This design comes from an exercise in tuning for small area on the open sky130 flow, not from production work.
Where RTL was checked, it was by simulation tests only, not by an equivalence proof against the original.
Some runs may be left out. An edit can pass the tests and still lose a function that they never use.
The RTL of run 2 was laid out without a check of its function.

[config.mk]
export PLATFORM = sky130hd
export DESIGN_NAME = edf_ic
export DESIGN_NICKNAME = edf_ic
export VERILOG_FILES = /design/flow/design.v
export SDC_FILE = /design/flow/constraint.sdc
export NUM_CORES = 4
export LEC_CHECK = 0
export ABC_AREA = 1
export CAP_MARGIN = 20
export CORE_MARGIN = 2
export CORE_UTILIZATION = 50
export CTS_BUF_LIST = sky130_fd_sc_hd__clkbuf_8
export SLEW_MARGIN = 20
[constraint.sdc]
create_clock -name core_clock -period 40.0 [get_ports {clk_i}]
set_input_delay 8.0000 -clock core_clock [delete_from_list [all_inputs] [get_ports {clk_i}]]
set_output_delay 8.0000 -clock core_clock [all_outputs]
set_load 0.01 [all_outputs]
[design.v]
module irq_gateway #(
  parameter int unsigned NrInputs = 32
)(
  input  logic                clk_i,
  input  logic                rst_ni,
  input  logic [NrInputs-1:0] trig_type_i,
  input  logic [NrInputs-1:0] trig_polarity_i,
  input  logic [NrInputs-1:0] irqs_i,
  input  logic [NrInputs-1:0] ip_i,
  output logic [NrInputs-1:0] irqs_o
);
logic [NrInputs-1:0] irqs_q;
always_ff @(posedge clk_i) begin
  if (~rst_ni) irqs_q <= '0;
  else         irqs_q <= irqs_i;
end
for (genvar i=0; i<NrInputs; i++) begin : g_lines
  logic x, y;
  assign x = irqs_i[i] ^ trig_polarity_i[i];
  assign y = irqs_q[i] ^ trig_polarity_i[i];
  assign irqs_o[i] = x & (trig_type_i[i] ? (y & ~ip_i[i]) : ~y);
end
endmodule
module irq_arbiter #(
  parameter  int unsigned NrInputs  = 32,
  parameter  int unsigned PrioWidth = 24,
  localparam int unsigned IdxWidth  = $clog2(NrInputs)
)(
  input  logic [NrInputs-1:0]                valid_i,
  input  logic [NrInputs-1:0]                wrap_i,
  input  logic [NrInputs-1:0][PrioWidth-1:0] prio_i,
  output logic                               valid_o,
  output logic               [PrioWidth-1:0] prio_o,
  output logic                [IdxWidth-1:0] idx_o
);
logic [IdxWidth:0][NrInputs-1:0]                lv_valid;
logic [IdxWidth:0][NrInputs-1:0]                lv_wrap;
logic [IdxWidth:0][NrInputs-1:0][PrioWidth-1:0] lv_prio;
logic [IdxWidth:0][NrInputs-1:0][IdxWidth-1:0]  lv_idx;
assign lv_valid[0] = valid_i;
assign lv_wrap[0]  = wrap_i;
assign lv_prio[0]  = prio_i;
assign lv_idx[0]   = '0;
for (genvar l=0; l<IdxWidth; l++) begin : g_lvl
  for (genvar k=0; k<(NrInputs>>(l+1)); k++) begin : g_node
    logic va, vb, wa, wb, b_lt_a, sel;
    logic [PrioWidth-1:0] pa, pb;
    assign va = lv_valid[l][2*k];
    assign vb = lv_valid[l][2*k+1];
    assign wa = lv_wrap[l][2*k];
    assign wb = lv_wrap[l][2*k+1];
    assign pa = lv_prio[l][2*k];
    assign pb = lv_prio[l][2*k+1];
    if (l == 0) begin : g_ripple
      logic [PrioWidth:0] c;
      assign c[0] = 1'b0;
      for (genvar j=0; j<PrioWidth; j++) begin : g_bit
        assign c[j+1] = (~pb[j] & pa[j]) | ((~pb[j] | pa[j]) & c[j]);
      end
      assign b_lt_a = c[PrioWidth];
    end else begin : g_fast
      cmp_lt #(.W(PrioWidth)) i_cmp (.a_i(pb), .b_i(pa), .lt_o(b_lt_a));
    end
    assign sel = vb & (~va | (b_lt_a ^ wa ^ wb));
    assign lv_valid[l+1][k] = va | vb;
    assign lv_wrap[l+1][k]  = sel ? wb : wa;
    assign lv_prio[l+1][k]  = sel ? pb : pa;
    assign lv_idx[l+1][k] = (sel ? lv_idx[l][2*k+1] : lv_idx[l][2*k]) | (IdxWidth'(sel) << l);
  end
end
assign valid_o = lv_valid[IdxWidth][0];
assign prio_o  = lv_prio[IdxWidth][0];
assign idx_o   = lv_idx[IdxWidth][0];
endmodule
module cmp_lt #(
  parameter int unsigned W = 24
)(
  input  logic [W-1:0] a_i,
  input  logic [W-1:0] b_i,
  output logic         lt_o
);
  localparam int unsigned L = $clog2(W);
  localparam int unsigned P = 1 << L;
  logic [L:0][P-1:0] lt, le;
  for (genvar j=0; j<P; j++) begin : g_leaf
    if (j < W) begin : g_b
      assign lt[0][j] = ~a_i[j] & b_i[j];
      assign le[0][j] = ~a_i[j] | b_i[j];
    end else begin : g_pad
      assign lt[0][j] = 1'b0;
      assign le[0][j] = 1'b1;
    end
  end
  for (genvar l=0; l<L; l++) begin : g_l
    for (genvar j=0; j<(P>>(l+1)); j++) begin : g_j
      assign lt[l+1][j] = lt[l][2*j+1] | (le[l][2*j+1] & lt[l][2*j]);
      assign le[l+1][j] = lt[l][2*j+1] | (le[l][2*j+1] & le[l][2*j]);
    end
  end
  assign lt_o = lt[L][0];
endmodule
module edf_ic #(
    parameter  int unsigned NrIrqs     = 32,
    parameter  int unsigned TsWidth    = 24,
    parameter  int unsigned TsClip     = 0,
    parameter  int unsigned BaseAddr   = 0,
    localparam int unsigned OutTsWidth = TsWidth + TsClip,
    localparam int unsigned IdWidth    = $clog2(NrIrqs)
) (
    input logic clk_i,
    input logic rst_ni,
    input  logic        cfg_req_i,
    input  logic        cfg_we_i,
    input  logic [31:0] cfg_addr_i,
    input  logic [31:0] cfg_wdata_i,
    output logic [31:0] cfg_rdata_o,
    input  logic [63:0] mtime_i,
    input  logic [NrIrqs-1:0] irq_i,
    output logic [IdWidth-1:0] irq_id_o,
    input  logic [IdWidth-1:0] irq_id_i,
    output logic [OutTsWidth-1:0] irq_dl_o,
    output logic irq_valid_o,
    input  logic irq_ack_i
);
localparam int unsigned W = TsWidth;
logic [W-1:0] now, now_half;
assign now      = mtime_i[(W-1)+TsClip:TsClip];
assign now_half = now ^ (W'(1) << (W-1));    
logic [W-1:0] now_half_n;
assign now_half_n = ~now_half;
logic [IdWidth-1:0] local_addr;
assign local_addr = cfg_addr_i[(IdWidth+2)-1:2];
logic write_event;
assign write_event = cfg_req_i & cfg_we_i;
logic [NrIrqs-1:0]          ip_q, ie_q, tt_q, tp_q;
logic [NrIrqs-1:0][W-2:0]   dl_q;
logic [NrIrqs-1:0][W-1:0]   ts_q;
logic [NrIrqs-1:0] gated, valid, wrap, sel;
logic fresh_q;
always_ff @(posedge clk_i or negedge rst_ni) begin
  if (~rst_ni) fresh_q <= 1'b1;
  else         fresh_q <= 1'b0;
end
for (genvar i=0; i<NrIrqs; i++) begin : g_line
  logic we, ack;
  logic [W-1:0] stamp;
  logic [W-1:0] c;        
  logic [W:0]   b;        
  assign sel[i] = (local_addr == IdWidth'(i));
  assign we     = write_event & sel[i];
  assign ack    = irq_ack_i & (irq_id_i == IdWidth'(i));
  assign c[0] = 1'b0;
  for (genvar j=0; j<W-1; j++) begin : g_add
    assign stamp[j] = dl_q[i][j] ^ now[j] ^ c[j];
    assign c[j+1]   = (dl_q[i][j] & (now[j] | c[j])) | (now[j] & c[j]);
  end
  assign stamp[W-1] = now[W-1] ^ c[W-1];
  assign b[0] = 1'b1;
  for (genvar j=0; j<W; j++) begin : g_cmp
    assign b[j+1] = (ts_q[i][j] & now_half_n[j]) | ((ts_q[i][j] | now_half_n[j]) & b[j]);
  end
  assign wrap[i]  = ~b[W];
  assign valid[i] = ie_q[i] & ip_q[i];
  always_ff @(posedge clk_i or negedge rst_ni) begin
    if (~rst_ni) begin
      ip_q[i] <= 1'b0;
      tt_q[i] <= 1'b0;
      tp_q[i] <= 1'b0;
      dl_q[i] <= '0;
    end else begin
      if (we) begin
        dl_q[i] <= cfg_wdata_i[(W+8-1)-1:8];
        tp_q[i] <= cfg_wdata_i[3];
        tt_q[i] <= cfg_wdata_i[2];
      end
      if (ack)           ip_q[i] <= 1'b0;
      else if (gated[i]) ip_q[i] <= 1'b1;
      else if (we)       ip_q[i] <= cfg_wdata_i[1];
    end
  end
  logic ts_hold;
  logic [W-1:0] ts_d;
  assign ts_hold = ~gated[i] & ~fresh_q;
  assign ts_d    = ({W{gated[i]}} & stamp) | ({W{ts_hold}} & ts_q[i]);
  logic ie_d;
  assign ie_d = (we & cfg_wdata_i[0]) | (~we & ~fresh_q & ie_q[i]);
  always_ff @(posedge clk_i) begin
    ts_q[i] <= ts_d;
    ie_q[i] <= ie_d;
  end
end
always_comb begin
  cfg_rdata_o = '0;
  for (int i=0; i<NrIrqs; i++) begin
    cfg_rdata_o |= {32{sel[i]}} & {1'b0, dl_q[i], 4'b0, tp_q[i], tt_q[i], ip_q[i], ie_q[i] & ~fresh_q};
  end
end
logic [W-1:0] win_ts;
irq_arbiter #(
  .NrInputs (NrIrqs),
  .PrioWidth(W)
) i_arb (
  .valid_i (valid),
  .wrap_i  (wrap),
  .prio_i  (ts_q),
  .valid_o (irq_valid_o),
  .prio_o  (win_ts),
  .idx_o   (irq_id_o)
);
irq_gateway #(
  .NrInputs (NrIrqs)
) i_gw (
  .clk_i,
  .rst_ni,
  .trig_polarity_i (tp_q),
  .trig_type_i     (tt_q),
  .ip_i            (ip_q),
  .irqs_i          (irq_i),
  .irqs_o          (gated)
);
logic [W-1:0] rel;
assign rel = win_ts - now;
if (TsClip == 0) begin : g_noclip
  assign irq_dl_o = rel;
end else begin : g_clip
  assign irq_dl_o = {rel, (TsClip'(0))};
end
endmodule
[run.sh]
#!/bin/bash
# synth_recipe.tcl (not shown) runs the flow's synth.tcl, then flattens the netlist and writes it again
# the make line also repeats each setting of config.mk as NAME=value (left out here)
make -C /OpenROAD-flow-scripts/flow DESIGN_CONFIG=/design/flow/config.mk WORK_HOME=/design/flow/orfs CLKGATE_MAP_FILE= SYNTH_SCRIPT=/design/flow/synth_recipe.tcl finish
Run 1, met2 routing:
Drawn at 1.5 px/um.
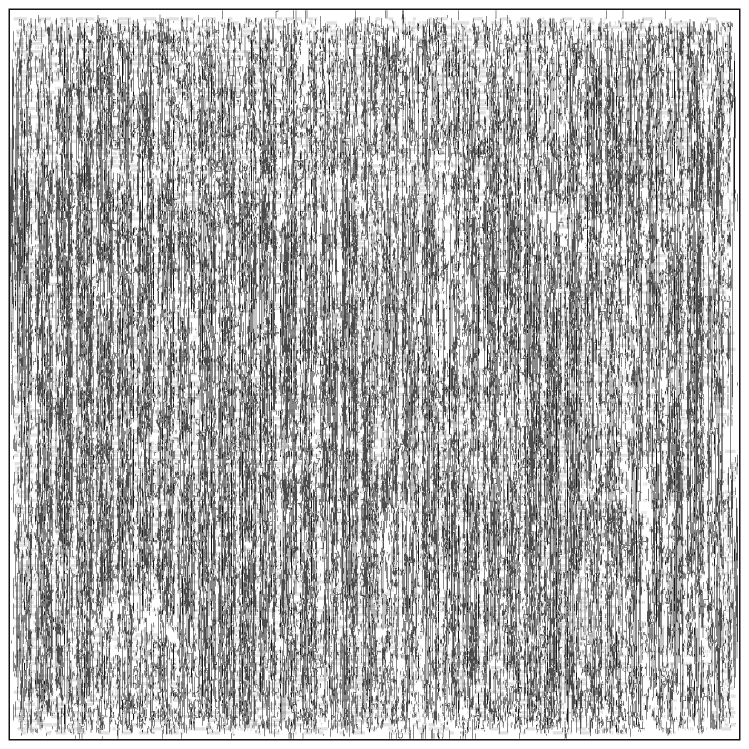
- share of all routed wire: 37%
- longest straight run: 184 um
- main direction: vertical
- wire length on this layer: 225 mm

Run 1, where the registers sit:
Drawn at 1 px/um.
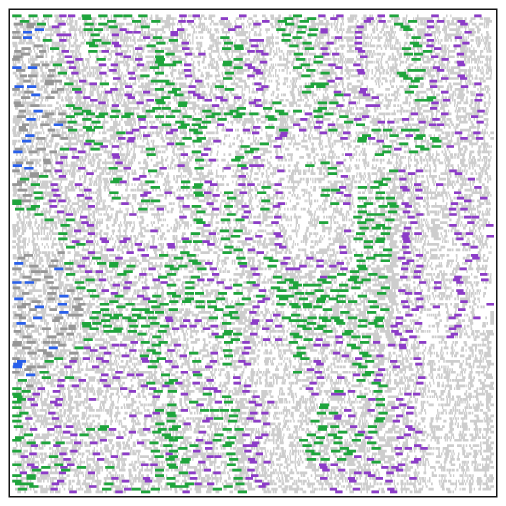
- blue: `tt_q` (flops 32; where a column on the left)
- purple: `ts_q` (flops 768; where spread over the die)
- green: `dl_q` (flops 736; where spread over the die)
FF/Latch Area: 37500 sq um
final core utilization: 55.5%
sequential share of cell area: 29.3%

==> summary.txt, run 1 <==
CELLS AND AREA
--------------------------------------------------------------------------------
Final standard cell area without fillers .......................... 128000 sq um
Fin cells .........................................................        20100
Commonest non-fill, non-tap cell in the layout ....................      nand2_1

WORST SETUP PATH
--------------------------------------------------------------------------------
Critical-path maximum fanout ......................................           44
Startpoint class of the critical path .............................    input pin
Reg2Reg Launch Point ..............................................    dl_q[115]
Worst flop-to-flop path endpoint ..................................    ts_q[143]
Setup crit end kind ...............................................   output pin

DETAILED ROUTING
--------------------------------------------------------------------------------
Initial drt markers ...............................................        18500
Final antenna-violating net count .................................            0
Via density .......................................................         6.08
DRC violations left ...............................................            0
Routed length per instance ........................................      30.6 um
Number of iterations in the first detailed-routing pass ...........            7

CLOCKING
--------------------------------------------------------------------------------
Clock slew at reported path FFs ...................................      0.05 ns
Resized cells post-CTS ............................................            0
TritonCTS clock tree ..............................................        built
CTS sink count ....................................................         1665
Post-CTS Setup Bufs ...............................................            0
Number of buffers inserted during clock tree synthesis ............          333
Clock Root Buffer .................................................     clkbuf_8
Deepest level of the CTS H-tree ...................................            5
Worst-Skew Late Latency ...........................................      1.14 ns

STA
--------------------------------------------------------------------------------
Final setup TNS ...................................................         0 ns
Fin crit period ...................................................     35.64 ns
Worst Tran Pin Value ..............................................      1.39 ns
Worst hold slack ..................................................     0.484 ns
Relative slew slack ...............................................        7.61%
Worst Skew ........................................................     0.104 ns

PLACEMENT
--------------------------------------------------------------------------------
Buffers on Ports ..................................................          154

SYNTH
--------------------------------------------------------------------------------
Top flip-flop cell by instance count after synthesis ..............      dfxtp_1
Count of distinct cell types in the synthesized netlist ...........           63
Register bit count reported by yosys ..............................         1665
Sequential share of the synthesized area ..........................        32.3%
Synth Cell Area ................................................... 116000 sq um
Synth cell count leaders .......................................... nand2_1, inv_1, o22ai_1
Share of the synthesized area in compound gates (AO/OA/AOI/OAI) ...        17.8%
Most frequently used cell type in the post-synthesis netlist ......      nand2_1
Proportion of netlist area held by the largest area contributor ...        18.2%

WORST HOLD PATH
--------------------------------------------------------------------------------
Cell depth of the worst min-delay path ............................            2
Endpoint with the worst hold slack ................................     dl_q[22]

GLOBAL ROUTING
--------------------------------------------------------------------------------
Number of antenna violations at the first check in global routing .           68
Maximum number of pins on one net before global-route repair ......          147
Total Routing Usage GR ............................................        51.0%
Vias in the first global route ....................................       109000

RUN
--------------------------------------------------------------------------------
Max cap viols .....................................................            0

OUTCOME
--------------------------------------------------------------------------------
Outcome ...........................................................  timing/DRC/antenna clean

FLOORPLAN
--------------------------------------------------------------------------------
Starting Density ..................................................        50.4%

Run 1, metal 1:
Drawn at 1 px/um.
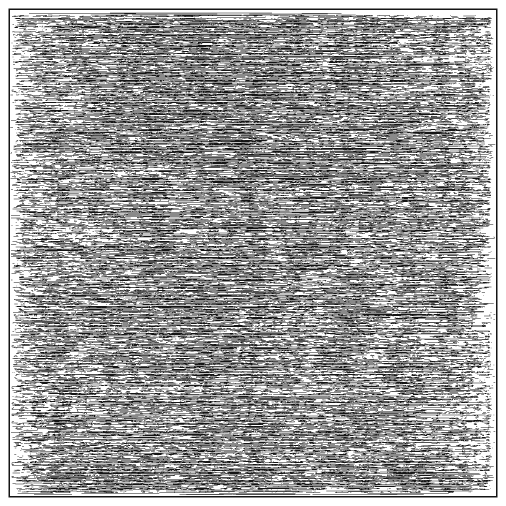
- main direction: horizontal
- longest straight run: 187 um
- nets with wire on the layer: 16894
- share of all routed wire: 37%
met1 GRT Util: 66.1%
total vias in the final route: 122000
Routed Wire Length: 615000 um

Run 1, final layout:
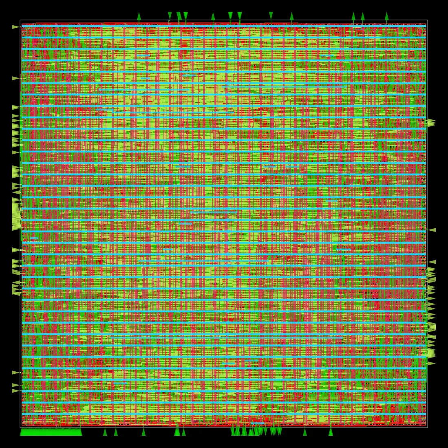
number of I/O pins: 232
Core Rows: 176
die area: 236000 sq um
x dimension of the die: 486 um
Die Span Y: 486 um

run 1: flip-flops by register name, indices dropped and copies added (netlist names):
name / cells
ip_q: 32
i_gw.irqs_q: 32
dl_q: 736
tp_q: 32
tt_q: 32
ts_q: 768
fresh_q: 1
ie_q: 32
run 1: worst max-delay path: cells and delay by family:
kind,cells,cell delay (ns)
AO/OA/AOI/OAI,22,6.57
XOR/XNOR,1,0.16
adder cells (fa/ha/maj),1,0.28
buffers and inverters,14,3.66
AND/OR/NAND/NOR,73,8.75
run 1: how the worst max path moves through the flow:
stage | from | endpoint | slack, ns | cells past startpoint
floorplan | mtime_i[9] | irq_dl_o[23] | 12.10 | 114
detailed placement | mtime_i[1] | irq_dl_o[23] | 5.08 | 107
global route | mtime_i[1] | irq_dl_o[23] | 3.04 | 118
finish | mtime_i[1] | irq_dl_o[23] | 4.36 | 111
global placement | mtime_i[1] | irq_dl_o[23] | 5.09 | 111
CTS | mtime_i[1] | irq_dl_o[23] | 5.08 | 111
run 1: per-stage QoR:
stage | worst slack [ns] | utilization [%]
after CTS | 5.08 | 55.3
after global placement | 5.09 | 52.5
after detailed placement | 5.08 | 52.5
final | 4.36 | 55.5
after global routing | 3.04 | 55.4
after floorplan | 12.10 | -
run 1: routing by layer:
layer | share of wire, % | routed length, um | track usage [%]
met5 | 0.18 | 1110 | 1.37
met4 | 7.6 | 46600 | 32.9
met1 | 37 | 230000 | 66.1
met2 | 37 | 225000 | 64.3
met3 | 18 | 113000 | 28.1
run 1: kinds of logic (layout without fill, tap and decap cells):
logic type / count (synthesis) / in the layout
AOI/OAI and AO/OA: 3524 / 3524
xor gates and xnor gates: 132 / 132
adders and majority gates: 761 / 761
buffers and inverters: 3678 / 4027
DFF: 1665 / 1665
muxes: 2 / 2
other: 1 / 59
and+or+nand+nor: 6930 / 6930
run 1: cell type report:
cell class	instances	area [sq um]
clock inverter	189	942
multi-input combinational	11400	64700
antenna	53	133
timing repair buffer	521	4300
tap	3026	3790
sequential	1665	37500
clock buffer	403	5550
fill	23400	103000
inverter	2914	11000
--- run 2 (changed files replaced; the others as in run 1) ---
==> design.v <==
module irq_gateway #(
  parameter int unsigned NrInputs = 32
)(
  input  logic                clk_i,
  input  logic                rst_ni,
  input  logic [NrInputs-1:0] trig_type_i,
  input  logic [NrInputs-1:0] trig_polarity_i,
  input  logic [NrInputs-1:0] irqs_i,
  input  logic [NrInputs-1:0] ip_i,
  output logic [NrInputs-1:0] irqs_o
);
logic [NrInputs-1:0] irqs_d, irqs_q;
assign irqs_d = irqs_i;
always @(posedge clk_i) begin
  if (~rst_ni) begin
    irqs_q <= '0;
  end else begin
    irqs_q <= irqs_d;
  end
end
for (genvar i=0; i<NrInputs; i++) begin : g_lines
  always_comb begin : output_assign
    irqs_o[i] = 1'b0;
    unique case ({trig_polarity_i[i], trig_type_i[i]})
      2'b00: begin  
        irqs_o[i] = irqs_i[i] & ~irqs_q[i];
      end
      2'b01: begin  
        irqs_o[i] = irqs_i[i] & irqs_q[i] & ~ip_i[i];
      end
      2'b10: begin  
        irqs_o[i] = ~irqs_i[i] & irqs_q[i];
      end
      2'b11: begin  
        irqs_o[i] = ~irqs_i[i] & ~irqs_q[i] & ~ip_i[i];
      end
      default:;
    endcase
  end : output_assign
end : g_lines
endmodule
module irq_arbiter #(
  parameter  int unsigned NrInputs  = 32,
  parameter  int unsigned PrioWidth = 8,
  localparam int unsigned IdxWidth  = $clog2(NrInputs)
)(
  input  logic [NrInputs-1:0]                valid_i,
  output logic                               valid_o,
  input  logic [NrInputs-1:0][PrioWidth-1:0] prio_i,
  output logic               [PrioWidth-1:0] prio_o,
  output logic                [IdxWidth-1:0] idx_o
);
localparam int unsigned NrNodes = NrInputs-1;
localparam logic SEL_A = 1'b0;
localparam logic SEL_B = 1'b1;
/*verilator lint_off UNOPTFLAT*/
logic [NrNodes-1:0][PrioWidth-1:0] node_prio;
logic [NrNodes-1:0][IdxWidth-1:0]  node_idx;
logic [NrNodes-1:0]                node_valid;
/*verilator lint_on UNOPTFLAT*/
assign valid_o = node_valid[NrNodes-1];
assign idx_o   = node_idx[NrNodes-1];
assign prio_o  = node_prio[NrNodes-1];
for (genvar i=0; i<IdxWidth; i++) begin : g_levels
 if (i == IdxWidth-1) begin : g_input
    for (genvar k=0; k<NrInputs/2; k++) begin : g_result
      localparam int unsigned IdxA = 2*k;
      localparam int unsigned IdxB = 2*k+1;
      logic sel;
      assign sel = arbitrate( valid_i[IdxA], valid_i[IdxB],
                    prio_i[IdxA], prio_i[IdxB]);
      assign node_prio[k]  = (sel == SEL_A) ? prio_i[IdxA]    : prio_i[IdxB];
      assign node_valid[k] = (sel == SEL_A) ? valid_i[IdxA]   : valid_i[IdxB];
      assign node_idx[k]   = (sel == SEL_A) ? IdxWidth'(IdxA) : IdxWidth'(IdxB);
    end : g_result
  end : g_input
  else begin : g_sort_nodes
    localparam int unsigned LayerBaseIdx  = NrInputs-(2**(i+2));
    localparam int unsigned OutputBaseIdx = NrInputs-(2**(i+1));
    localparam int unsigned LayerSizeOut  = 2**i;
    for (genvar k=0; k<LayerSizeOut; k++) begin : g_result
      localparam int unsigned IdxA = LayerBaseIdx  + 2*k;
      localparam int unsigned IdxB = LayerBaseIdx  + 2*k+1;
      localparam int unsigned IdxO = OutputBaseIdx + k;
      logic sel;
      assign sel = arbitrate( node_valid[IdxA], node_valid[IdxB],
                    node_prio[IdxA], node_prio[IdxB]);
      assign node_prio[IdxO]  = (sel == SEL_A) ? node_prio[IdxA]  : node_prio[IdxB];
      assign node_valid[IdxO] = (sel == SEL_A) ? node_valid[IdxA] : node_valid[IdxB];
      assign node_idx[IdxO]   = (sel == SEL_A) ? node_idx[IdxA]   : node_idx[IdxB];
    end : g_result
  end : g_sort_nodes
end : g_levels
function automatic logic arbitrate(
  input logic valid_a,
  input logic valid_b,
  input logic [PrioWidth-1:0] prio_a,
  input logic [PrioWidth-1:0] prio_b
);
  logic sel;
  sel = SEL_A;
  if(valid_b) begin
    if (~valid_a) sel = SEL_B;
    else if ($signed(prio_a) > $signed(prio_b)) sel = SEL_B;
  end
  arbitrate = sel;
endfunction
endmodule
module edf_ic #(
    parameter  int unsigned NrIrqs     = 32,
    parameter  int unsigned TsWidth    = 24,
    parameter  int unsigned TsClip     = 0,
    parameter  int unsigned BaseAddr   = 0,
    localparam int unsigned OutTsWidth = TsWidth + TsClip,
    localparam int unsigned IdWidth    = $clog2(NrIrqs)
) (
    input logic clk_i,
    input logic rst_ni,
    input  logic        cfg_req_i,
    input  logic        cfg_we_i,
    input  logic [31:0] cfg_addr_i,
    input  logic [31:0] cfg_wdata_i,
    output logic [31:0] cfg_rdata_o,
    input  logic [63:0] mtime_i,
    input  logic [NrIrqs-1:0] irq_i,
    output logic [IdWidth-1:0] irq_id_o,
    input  logic [IdWidth-1:0] irq_id_i,
    output logic [OutTsWidth-1:0] irq_dl_o,
    output logic irq_valid_o,
    input  logic irq_ack_i
);
logic [NrIrqs-1:0]                ip_d, ip_q;
logic [NrIrqs-1:0]                ie_d, ie_q;
logic [NrIrqs-1:0]                tt_d, tt_q;
logic [NrIrqs-1:0]                tp_d, tp_q;
logic [NrIrqs-1:0][TsWidth-2:0]   dl_d, dl_q;
logic [NrIrqs-1:0][TsWidth-1:0]   ts_d, ts_q;
logic [IdWidth-1:0] local_addr;
assign local_addr = cfg_addr_i[(IdWidth+2)-1:2];
logic [TsWidth-1:0] irq_dl_arb;
logic read_event, write_event;
assign read_event  = cfg_req_i & ~cfg_we_i;
assign write_event = cfg_req_i &  cfg_we_i;
logic [NrIrqs-1:0]              trig_type;
logic [NrIrqs-1:0]              trig_polarity;
logic [NrIrqs-1:0]              valid;
logic [NrIrqs-1:0]              ip;
logic [NrIrqs-1:0]              gated;
logic [NrIrqs-1:0][TsWidth-1:0] ts;
for (genvar i=0;i<NrIrqs;i++) begin : g_line
  assign ip[i]            = ip_q[i];
  assign valid[i]         = ie_q[i] & ip_q[i];
  assign ts[i]            = ts_q[i] - mtime_i[(TsWidth-1)+TsClip:TsClip];  
  assign trig_type[i]     = tt_q[i];
  assign trig_polarity[i] = tp_q[i];
end
always_ff @(posedge clk_i or negedge rst_ni) begin
  if (~rst_ni) begin
    ip_q <= '0;
    ie_q <= '0;
    tt_q <= '0;
    tp_q <= '0;
    dl_q <= '0;
    ts_q <= '0;
  end else begin
    ip_q <= ip_d;
    ie_q <= ie_d;
    tt_q <= tt_d;
    tp_q <= tp_d;
    dl_q <= dl_d;
    ts_q <= ts_d;
  end
end
always_comb begin : main_comb
  ip_d = ip_q;
  ie_d = ie_q;
  tt_d = tt_q;
  tp_d = tp_q;
  dl_d = dl_q;
  ts_d = ts_q;
  cfg_rdata_o = 32'h0;
  if (write_event) begin
    for (int i=0; i<NrIrqs; i++) begin
      if (local_addr == IdWidth'(i)) begin
        dl_d[i] = cfg_wdata_i[(TsWidth+8-1)-1:8];
        tp_d[i] = cfg_wdata_i[3];
        tt_d[i] = cfg_wdata_i[2];
        ip_d[i] = cfg_wdata_i[1];
        ie_d[i] = cfg_wdata_i[0];
      end
    end
  end
  else if (read_event) begin
    for (int i=0; i<NrIrqs; i++) begin
      if (local_addr == IdWidth'(i)) begin
        cfg_rdata_o = {
          1'b0,
          dl_q[i],
          4'b0,
          tp_q[i],
          tt_q[i],
          ip_q[i],
          ie_q[i]
          };
      end
    end
  end
  if (|gated) begin
    for(int i=0; i<NrIrqs; i++) begin
      if(gated[i]) begin
        ip_d[i] = 1'b1;
        ts_d[i] = {1'b0, dl_q[i]} + mtime_i[(TsWidth-1)+TsClip:TsClip];
      end
    end
  end
  if (irq_ack_i) begin
    for (int i=0; i<NrIrqs; i++) begin
      if (irq_id_i == IdWidth'(i)) ip_d[i] = 1'b0;
    end
  end
end : main_comb
irq_arbiter #(
  .NrInputs (NrIrqs),
  .PrioWidth(TsWidth)
) i_arb (
  .valid_i (valid),
  .valid_o (irq_valid_o),
  .prio_i  (ts),
  .prio_o  (irq_dl_arb),
  .idx_o   (irq_id_o)
);
irq_gateway #(
  .NrInputs (NrIrqs)
) i_gw (
  .clk_i,
  .rst_ni,
  .trig_polarity_i (trig_polarity),
  .trig_type_i     (trig_type),
  .ip_i            (ip),
  .irqs_i          (irq_i),
  .irqs_o          (gated)
);
if (TsClip == 0) begin : g_noclip
  assign irq_dl_o = irq_dl_arb;
end else begin : g_clip
  assign irq_dl_o = {irq_dl_arb, (TsClip'(0))};
end
endmodule
==> config.mk <==
export PLATFORM = sky130hd
export DESIGN_NAME = edf_ic
export DESIGN_NICKNAME = edf_ic
export VERILOG_FILES = /design/flow/design.v
export SDC_FILE = /design/flow/constraint.sdc
export NUM_CORES = 4
export LEC_CHECK = 0
export CAP_MARGIN = 20
export CORE_MARGIN = 2
export CORE_UTILIZATION = 35
export SLEW_MARGIN = 20
==> run 2 against run 1 <==
Still clean. Global-route usage is 17 points lower. Core utilization is 16 points lower. Setup slack worse by 3.1 ns. Clock-buffer cell count is 118 lower. Fmax is 7.9% lower. Register-to-register slack better by 5.0 ns. Cell count is 24% higher. Largest cell class unchanged. Highest routed layer unchanged.
==> summary.txt, run 2 <==
DETAILED ROUTING
--------------------------------------------------------------------------------
Number of iterations in the first detailed-routing pass ...........            8
Final antenna-violating net count .................................            0
Routed Wire Length ................................................    823000 um
Initial drt markers ...............................................        19500
DRC violations left ...............................................            0
Routed length per instance ........................................      33.1 um
Total vias in the final route .....................................       154000

GLOBAL ROUTING
--------------------------------------------------------------------------------
Met2 Usage GRT ....................................................        48.9%
Number of antenna violations at the first check in global routing .          149
Vias in the first global route ....................................       140000
Most Used Layer, Global Route .....................................         met2
Total Routing Usage GR ............................................        34.3%

WORST SETUP PATH
--------------------------------------------------------------------------------
Startpoint class of the critical path .............................    input pin
Setup crit end kind ...............................................   output pin
Worst flop-to-flop path endpoint ..................................    ts_q[551]
Reg2Reg Launch Point ..............................................    dl_q[507]

FLOORPLAN
--------------------------------------------------------------------------------
Number of I/O pins ................................................          232
Die area .......................................................... 463000 sq um
Die Span Y ........................................................       681 um
X dimension of the die ............................................       681 um
Core Rows .........................................................          248
Starting Density ..................................................        35.1%

STA
--------------------------------------------------------------------------------
Relative slew slack ...............................................        8.83%
Worst Skew ........................................................    0.0947 ns
Fin crit period ...................................................     38.71 ns
Final setup TNS ...................................................         0 ns
Worst Tran Pin Value ..............................................      1.36 ns

WORST HOLD PATH
--------------------------------------------------------------------------------
Cell depth of the worst min-delay path ............................            2

CLOCKING
--------------------------------------------------------------------------------
Clock slew at reported path FFs ...................................      0.06 ns
Clock Root Buffer .................................................    clkbuf_16
Number of buffers inserted during clock tree synthesis ............          209
Deepest level of the CTS H-tree ...................................            4
Worst-Skew Late Latency ...........................................      1.03 ns
Post-CTS Setup Bufs ...............................................            0
TritonCTS clock tree ..............................................        built

OUTCOME
--------------------------------------------------------------------------------
Outcome ...........................................................  timing/DRC/antenna clean

CELLS AND AREA
--------------------------------------------------------------------------------
Commonest non-fill, non-tap cell in the layout ....................         ha_1
Max reg flops .....................................................          768
Final standard cell area without fillers .......................... 179000 sq um

SYNTH
--------------------------------------------------------------------------------
Synth cell count leaders .......................................... ha_1, dfrtp_1, nand2_1
Sequential share of the synthesized area ..........................        25.9%
Synth Cell Area ................................................... 160000 sq um
Proportion of netlist area held by the largest area contributor ...        25.5%

RUN
--------------------------------------------------------------------------------
Max cap viols .....................................................            0

PLACEMENT
--------------------------------------------------------------------------------
Buffers on Ports ..................................................          154

==> run 2: cell types whose count changed after synthesis, sizes merged, moves of 800 or more <==
cell / delta
a21oi: +1190
ha: +2129
dfrtp: +800
mux2: +972
inv: -1748
dfxtp: -800
o22ai: -1424
nand2: -4099
==> run 2: layer usage <==
metal	vias to the layer above	wire (um)
met2	8184	334000
li1	68100	-
met1	75300	326000
met3	1977	90000
met4	54	72300
met5	-	376
==> run 2: critical path, delay by kind of cell <==
family,cells,cell delay (ns)
adders and majority gates,6,2.21
muxes,1,0.93
buffers and inverters,18,5.41
and+or+nand+nor,23,4.52
AOI/OAI and AO/OA,42,8.94
xor gates and xnor gates,3,0.51
==> run 2: logic make-up (layout without fill, tap and decap cells) <==
logic type / Yosys count / in the layout
simple gates: 4587 / 4587
mux: 1326 / 1326
compound gates: 5684 / 5684
fa+ha+maj: 2257 / 2257
buf+inv: 1678 / 2109
other cells: 1 / 107
xor+xnor: 1154 / 1154
flops: 1664 / 1664
==> run 2: final cells by class <==
type	count	area, sq um
fillers	46600	277000
multi-input cells	15000	113000
flip-flops and latches	1664	41500
well taps	6000	7510
clock buffers	285	6050
repair buffers	592	4860
inverters	1134	4290
clock inverters	98	1430
diodes	102	255
==> run 2: worst max-delay path by stage <==
stage / to / start / slack [ns] / depth (start not counted)
after global placement: irq_dl_o[21] / mtime_i[2] / 2.11 / 90
after CTS: irq_dl_o[21] / mtime_i[2] / 1.98 / 90
after global routing: irq_id_o[0] / mtime_i[2] / 0.40 / 88
after floorplan: irq_dl_o[3] / mtime_i[1] / 3.07 / 93
after detailed placement: irq_dl_o[21] / mtime_i[2] / 2.05 / 90
final: irq_dl_o[4] / mtime_i[2] / 1.29 / 93
==> run 2: through the flow <==
stage | hold WS [ns] | std cells | setup WS (ns)
floorplan | 0.453 | 18400 | 3.07
global placement | 0.467 | 24400 | 2.11
detailed placement | 0.474 | 24400 | 2.05
CTS | 0.487 | 24800 | 1.98
global route | 0.497 | 24800 | 0.400
finish | 0.483 | 24900 | 1.29
Run 2, met2 routing:
Drawn at 1 px/um.
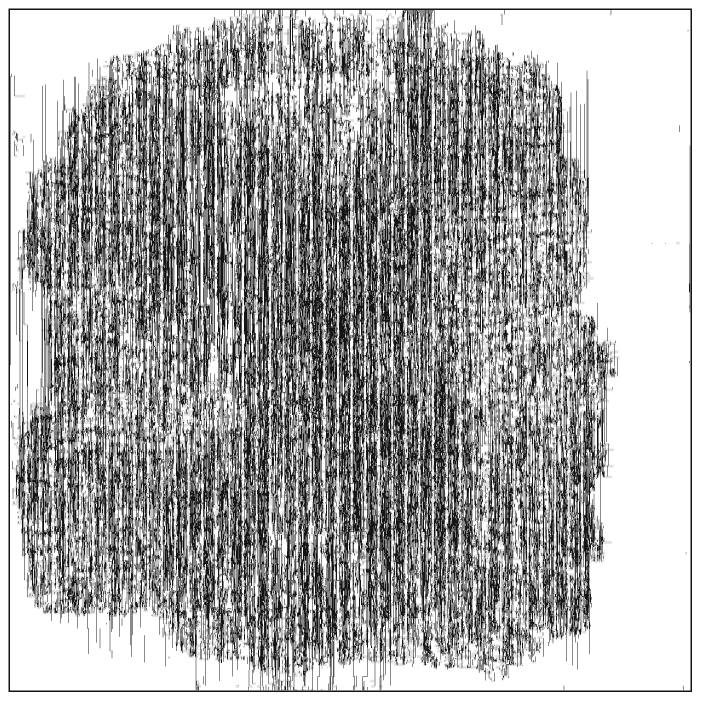
- wire length on this layer: 334 mm
- longest straight run: 289 um
- nets with wire on the layer: 17821

Run 2, where the registers sit:
Drawn at 1 px/um.
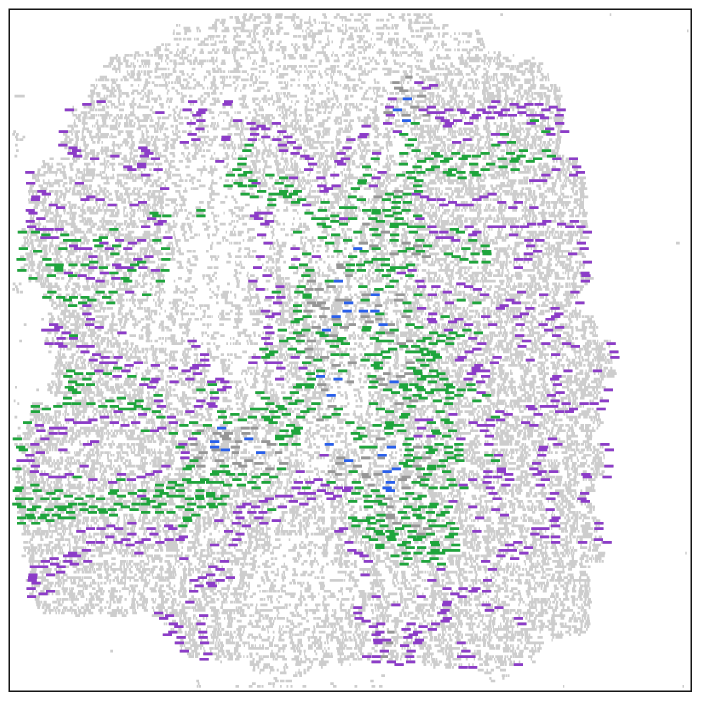
- green: `dl_q` (flops 736)
- blue: `tt_q` (flops 32; where center)
- purple: `ts_q` (flops 768; where spread over the die)
final core utilization: 39.3%
sequential share of cell area: 23.2%

[static timing again, ports no longer ideal]
No port has a modelled driver above. Below, the same layouts with a new extraction and two added sets of constraints. Step 1: set_driving_cell puts a clkbuf_16 on clk_i and a buf_2 on each other input, an assumption about the parent block. Step 2 also shifts input and output timing later by t, the mid clock arrival at the registers, as if the neighbouring blocks saw the same clock. a / b / c = ideal / step 1 / step 2; a / b = the first two.
| run | t (ns) | slack for setup (ns) | hold WS [ns] | clock arrival spread, ns | pins driven straight from the clock port |
|---|---|---|---|---|---|
| run 1 | 1.200 | 4.358 / 4.336 / 4.336 | 0.484 / 0.484 / 0.484 | 0.116 / 0.116 | 1 |
| run 2 | 1.074 | 1.290 / 1.271 / 1.271 | 0.483 / 0.483 / 0.483 | 0.095 / 0.096 | 1 |
After both steps every run listed still meets setup and hold. For run 1, which loses most, drivers alone change the setup slack by -0.022 ns; drivers and shift together by -0.022 ns.
